This design comes from an exercise in tuning for small area, a short achievable clock period and few clock cycles per item on the open sky130 flow, not from production work. Only simulation tests tie the RTL to the original design; equivalence was not proved.

io_fan.png
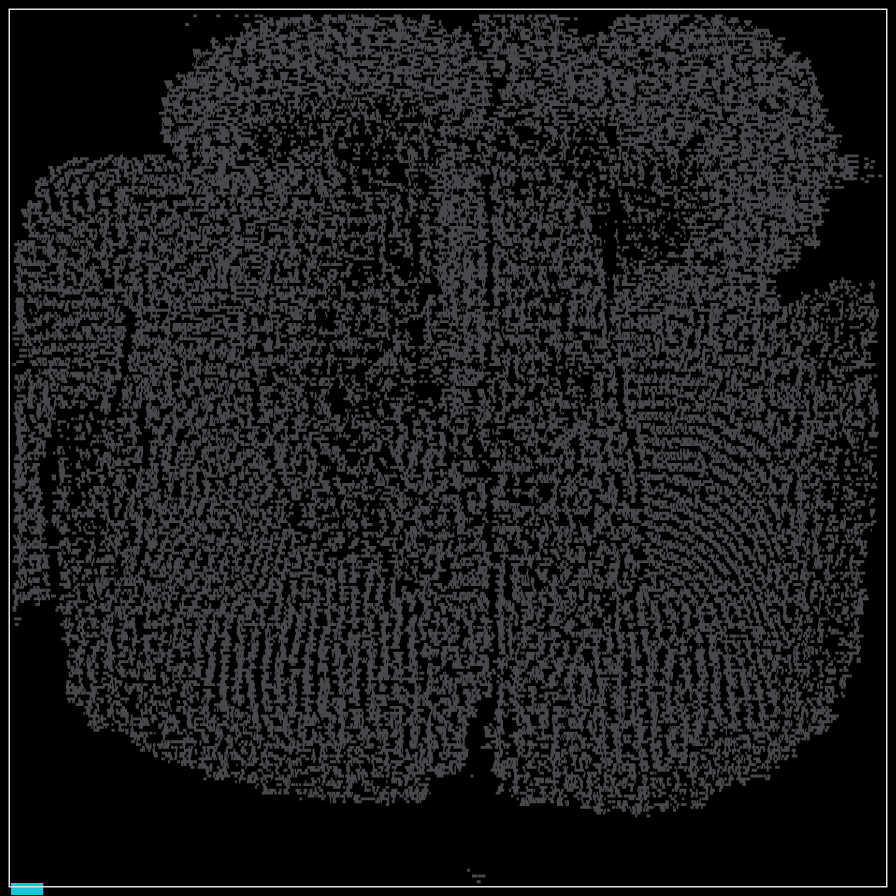
layer_met3.png
Bar = 200 um.
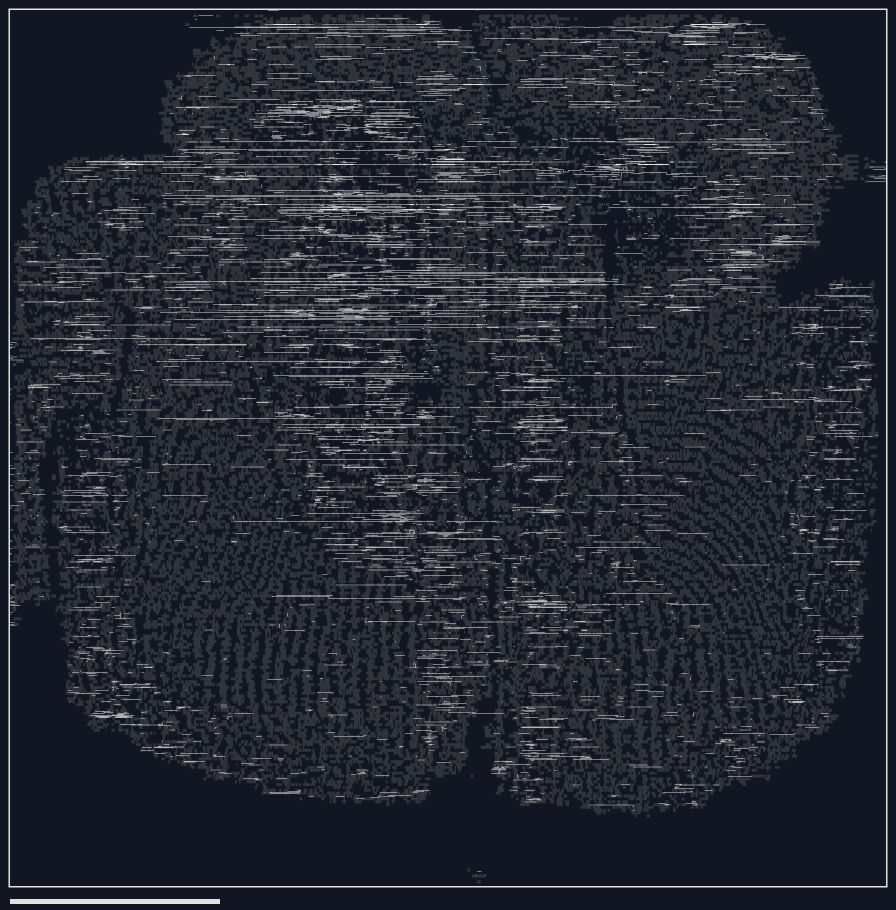
layer_met1.png
Bar = 200 um. Supply wires on this layer in gray.
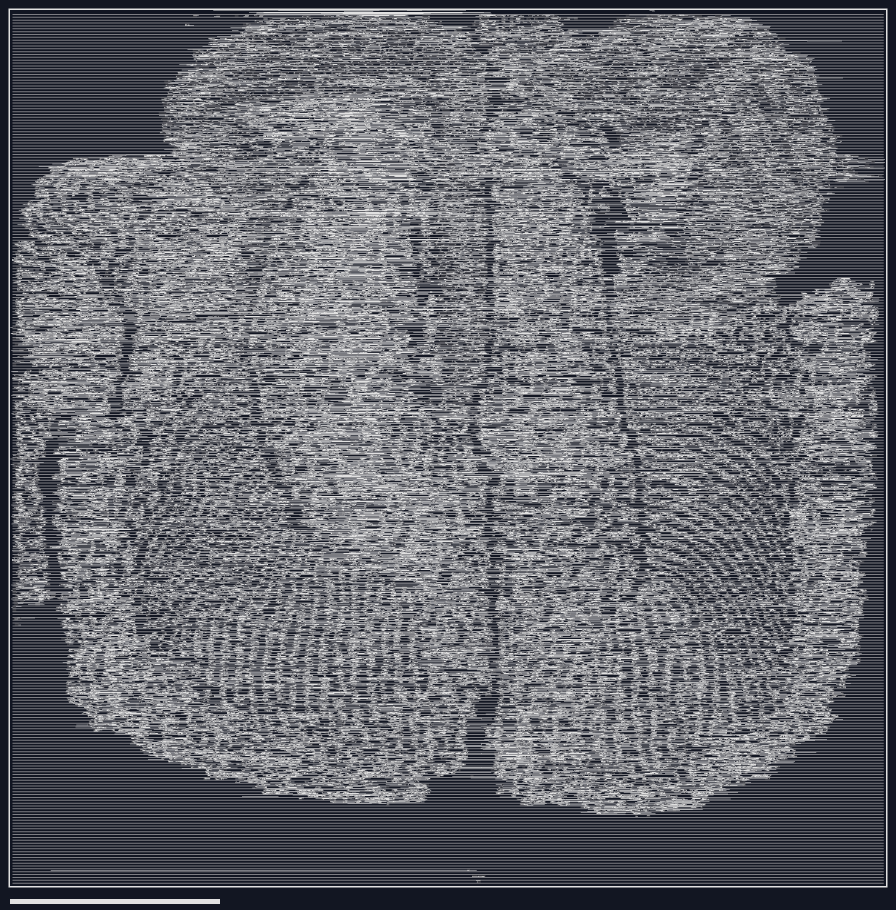
**config.mk**
```make
export PLATFORM = sky130hd
export DESIGN_NAME = mme
export DESIGN_NICKNAME = mme
export VERILOG_FILES = /design/flow/design.v
export SDC_FILE = /design/flow/constraint.sdc
export NUM_CORES = 4
export LEC_CHECK = 0
export CAP_MARGIN = 20
export CORE_MARGIN = 2
export CORE_UTILIZATION = 40
export SLEW_MARGIN = 20
```
**constraint.sdc**
```tcl
create_clock -name core_clock -period 400.0 [get_ports {clk}]
set_input_delay 80.0000 -clock core_clock [delete_from_list [all_inputs] [get_ports {clk}]]
set_output_delay 80.0000 -clock core_clock [all_outputs]
set_load 0.01 [all_outputs]
```
**design.v**
```verilog
module mme #(
    parameter integer N = 32
) (
    input wire clk,
    input wire rn,
    input wire start,
    input wire [N-1:0] m,
    input wire [N-1:0] e,
    input wire [N-1:0] n,
    input wire [N-1:0] k,
    output reg ready,
    output reg [N-1:0] y
);
    parameter IDLE = 2'b00;
    parameter CALC = 2'b01;
    parameter DONE = 2'b10;
    reg [1:0] state;
    reg [N-1:0] base;
    reg [N-1:0] exponent;
    reg [N-1:0] modulus;
    reg [N-1:0] result;
    reg [N-1:0] key;
    always @(posedge clk or negedge rn) begin
        if (!rn) begin
            state <= IDLE;
            ready <= 0;
            y <= 0;
            base <= 0;
            exponent <= 0;
            modulus <= 0;
            result <= 0;
            key <= 0;
        end else begin
            case (state)
                IDLE: begin
                    if (start) begin
                        base <= m % n;   
                        exponent <= e;   
                        modulus <= n;    
                        key <= k;        
                        result <= 1;     
                        ready <= 0;
                        state <= CALC;
                    end
                end
                CALC: begin
                    if (exponent != 0) begin
                        if (exponent[0] == 1'b1) begin
                            result <= ({{N{1'b0}}, result} * {{N{1'b0}}, base}) % {{N{1'b0}}, modulus};  
                        end
                        base <= ({{N{1'b0}}, base} * {{N{1'b0}}, base}) % {{N{1'b0}}, modulus};  
                        exponent <= exponent >> 1;  
                    end else begin
                        y <= result;  
                        ready <= 1;  
                        state <= DONE;
                    end
                end
                DONE: begin
                    ready <= 1;
                    if (start) begin
                        base <= m % n;
                        exponent <= e;
                        modulus <= n;
                        key <= k;
                        result <= 1;
                        ready <= 0;
                        state <= CALC;
                    end
                end
                default: begin
                    state <= IDLE;
                end
            endcase
        end
    end
endmodule
```
**run.sh**
```bash
#!/bin/bash
# synth_recipe.tcl (not shown) runs the flow's synth.tcl, then flattens the netlist and writes it again
# the make line also repeats each setting of config.mk as NAME=value (left out here)
make -C /OpenROAD-flow-scripts/flow DESIGN_CONFIG=/design/flow/config.mk WORK_HOME=/design/flow/orfs CLKGATE_MAP_FILE= SYNTH_SCRIPT=/design/flow/synth_recipe.tcl finish
```
==> results.ini <==
[clock_network]
cts_tree=done
clkSlewWorstSetupHoldPaths_ns=0.07
tritoncts.num_buffers=25
cts_htree_levels=4

[yosys]
synth.cells.most_frequent=ha_1, nand2_1, nor2_1
synth_top_flop_cell=dfrtp_1
largest_cells_by_area_after_synthesis=ha_1, fa_1, o21a_1
post_synth_arst_share_pct=100

[power]
p_clk_share_pct=0
p_seq_share_pct=0
netSwitchingFraction_pct=55.7
clock_net_power_mw=0.0228

[setup_path]
r2r_slack_ns=57.90
cpMostUsedCell=o21a_1
crit_path_max_fanout=52
worstSetupEndpointType=register
critical_path.n_buffers_inverters=41
timing.critical_path.slowest_cell_delay_ns=0.92

[floorplan]
io_pins=164
die_area_um2=695000
core_area_um2=686000

[outcome]
outcome=timing/DRC/antenna clean

[routing]
remaining_drc_errors=0
routed_via_density=5.97
avgRoutedWirePerCell_um=20.6
detail_route.iter0.violations=19200

[placement]
dp.final_hpwl_um=790000
final_weighted_congestion_in_routability_driven_placement=0.982
place_worst_setup_slack_ns=62.09

[global_routing]
grt_max_degree=69

[sta]
layout_worst_path_cycle_share_pct=85.5
final_period_minus_worst_setup_slack_ns=342.10

[layout]
share_of_post_route_cells_with_drive_strength_above_1_pct=6.42

Testbench counts, summed over its fixed seeds: cycles 6,344, items 192.
Notes on io_fan.png above:
k: drawn in cyan, bits 32, direction input, edge bottom, end cells 0, buffers 0.

Notes on layer_met3.png above:
2390 nets have wire on it. The longest straight run is 419 um. The wires run mostly horizontal.
Global Route met3 Usage: 3.11%
wire length reported by the detailed router: 960000 um
total vias in the final route: 278000

Notes on layer_met1.png above:
The layer carries 417 mm of wire. The longest straight run is 398 um. The wires run mostly horizontal. 41662 nets have wire on it.
met1 global-route usage: 33.9%

==> area by class of cell <==
type	count	area, um2
Antenna cell	31	77.6
Clock buffer	30	654
Clock inverter	3	45.0
Fill cell	70800	397000
Inverter	2900	11000
Multi-Input combinational cell	33500	256000
Sequential cell	163	4120
Tap cell	9180	11500
Timing Repair Buffer	704	5630
==> layout by cell type (no fill, tap or decap), types with 81 or more instances in the layout <==
cell type / n
xor2_1: 1080
nand2b_1: 323
inv_1: 2854
or3_1: 292
nor2_1: 3348
nand2_1: 3685
o2111ai_1: 81
fa_1: 1717
o21ai_1: 133
a211o_1: 87
o211ai_1: 221
a21oi_1: 2909
o21a_1: 1992
and2_1: 933
a31oi_1: 344
dfrtp_1: 130
nor2b_1: 374
xnor2_1: 1156
or4_1: 126
mux2i_1: 234
and4_1: 113
o21ai_0: 1311
or2_2: 595
clkdlybuf4s50_1: 130
nand4_1: 421
and3_1: 253
ha_1: 4178
nand3_1: 615
nor4_1: 192
a211oi_1: 212
mux2_2: 636
a21o_1: 833
o31ai_1: 900
nor3_1: 2034
buf_4: 571
o21bai_1: 179
==> state kept, by name (all words and copies together), names as in the netlist, named ones only <==
| name | flops |
|---|---|
| result | 32 |
| y | 32 |
| exponent | 32 |
| modulus | 32 |
| ready | 1 |
| state | 2 |
| base | 31 |
==> cell families (layout without fill, tap and decap cells) <==
| group | Yosys count | in the layout | synth area share, % |
|---|---|---|---|
| compound gates | 10600 | 10600 | 25.8 |
| xor+xnor | 2259 | 2259 | 7.19 |
| fa+ha+maj | 5900 | 5900 | 31.5 |
| buf+inv | 4227 | 3637 | 5.93 |
| flops | 163 | 163 | 1.48 |
| mux | 907 | 907 | 3.60 |
| other cells | 0 | 31 | 0 |
| simple gates | 13800 | 13800 | 24.5 |
==> routing by layer <==
metal,up-vias,wire length (um),track usage [%],part of all wire [%]
met5,-,82,0.143,0.0085
met4,14,43700,10.2,4.6
met3,1463,52500,3.11,5.5
met2,7228,447000,45.8,47
met1,134000,417000,33.9,43
li1,135000,-,-,-

==> separate check: timing with driven ports <==
The results above use ideal ports. As a check the final layout listed here was re-extracted and re-timed, cells and wires unchanged. Step 1, drivers: a clkbuf_16 drives clk and a buf_2 each remaining input, both assumed. Step 2 adds t to the input delays and takes it off the output delays; t is the mean of the earliest and latest rising clock arrival at the registers after step 1. Input paths then give back, and output paths get back, about the clock's delay inside the block. Slacks: ideal ports / drivers / drivers and shift; pairs: ideal ports / drivers.
t, ns: 0.663
setup slack, ns: 57.902 / 57.902 / 57.902
worst register clock-pin slew, ns: 0.11 / 0.11
cell pins on the clock port's net: 1
After both steps setup and hold are still met in this run. The setup slack of this run moves by 0.000 ns with the drivers and by 0.000 ns with both steps.
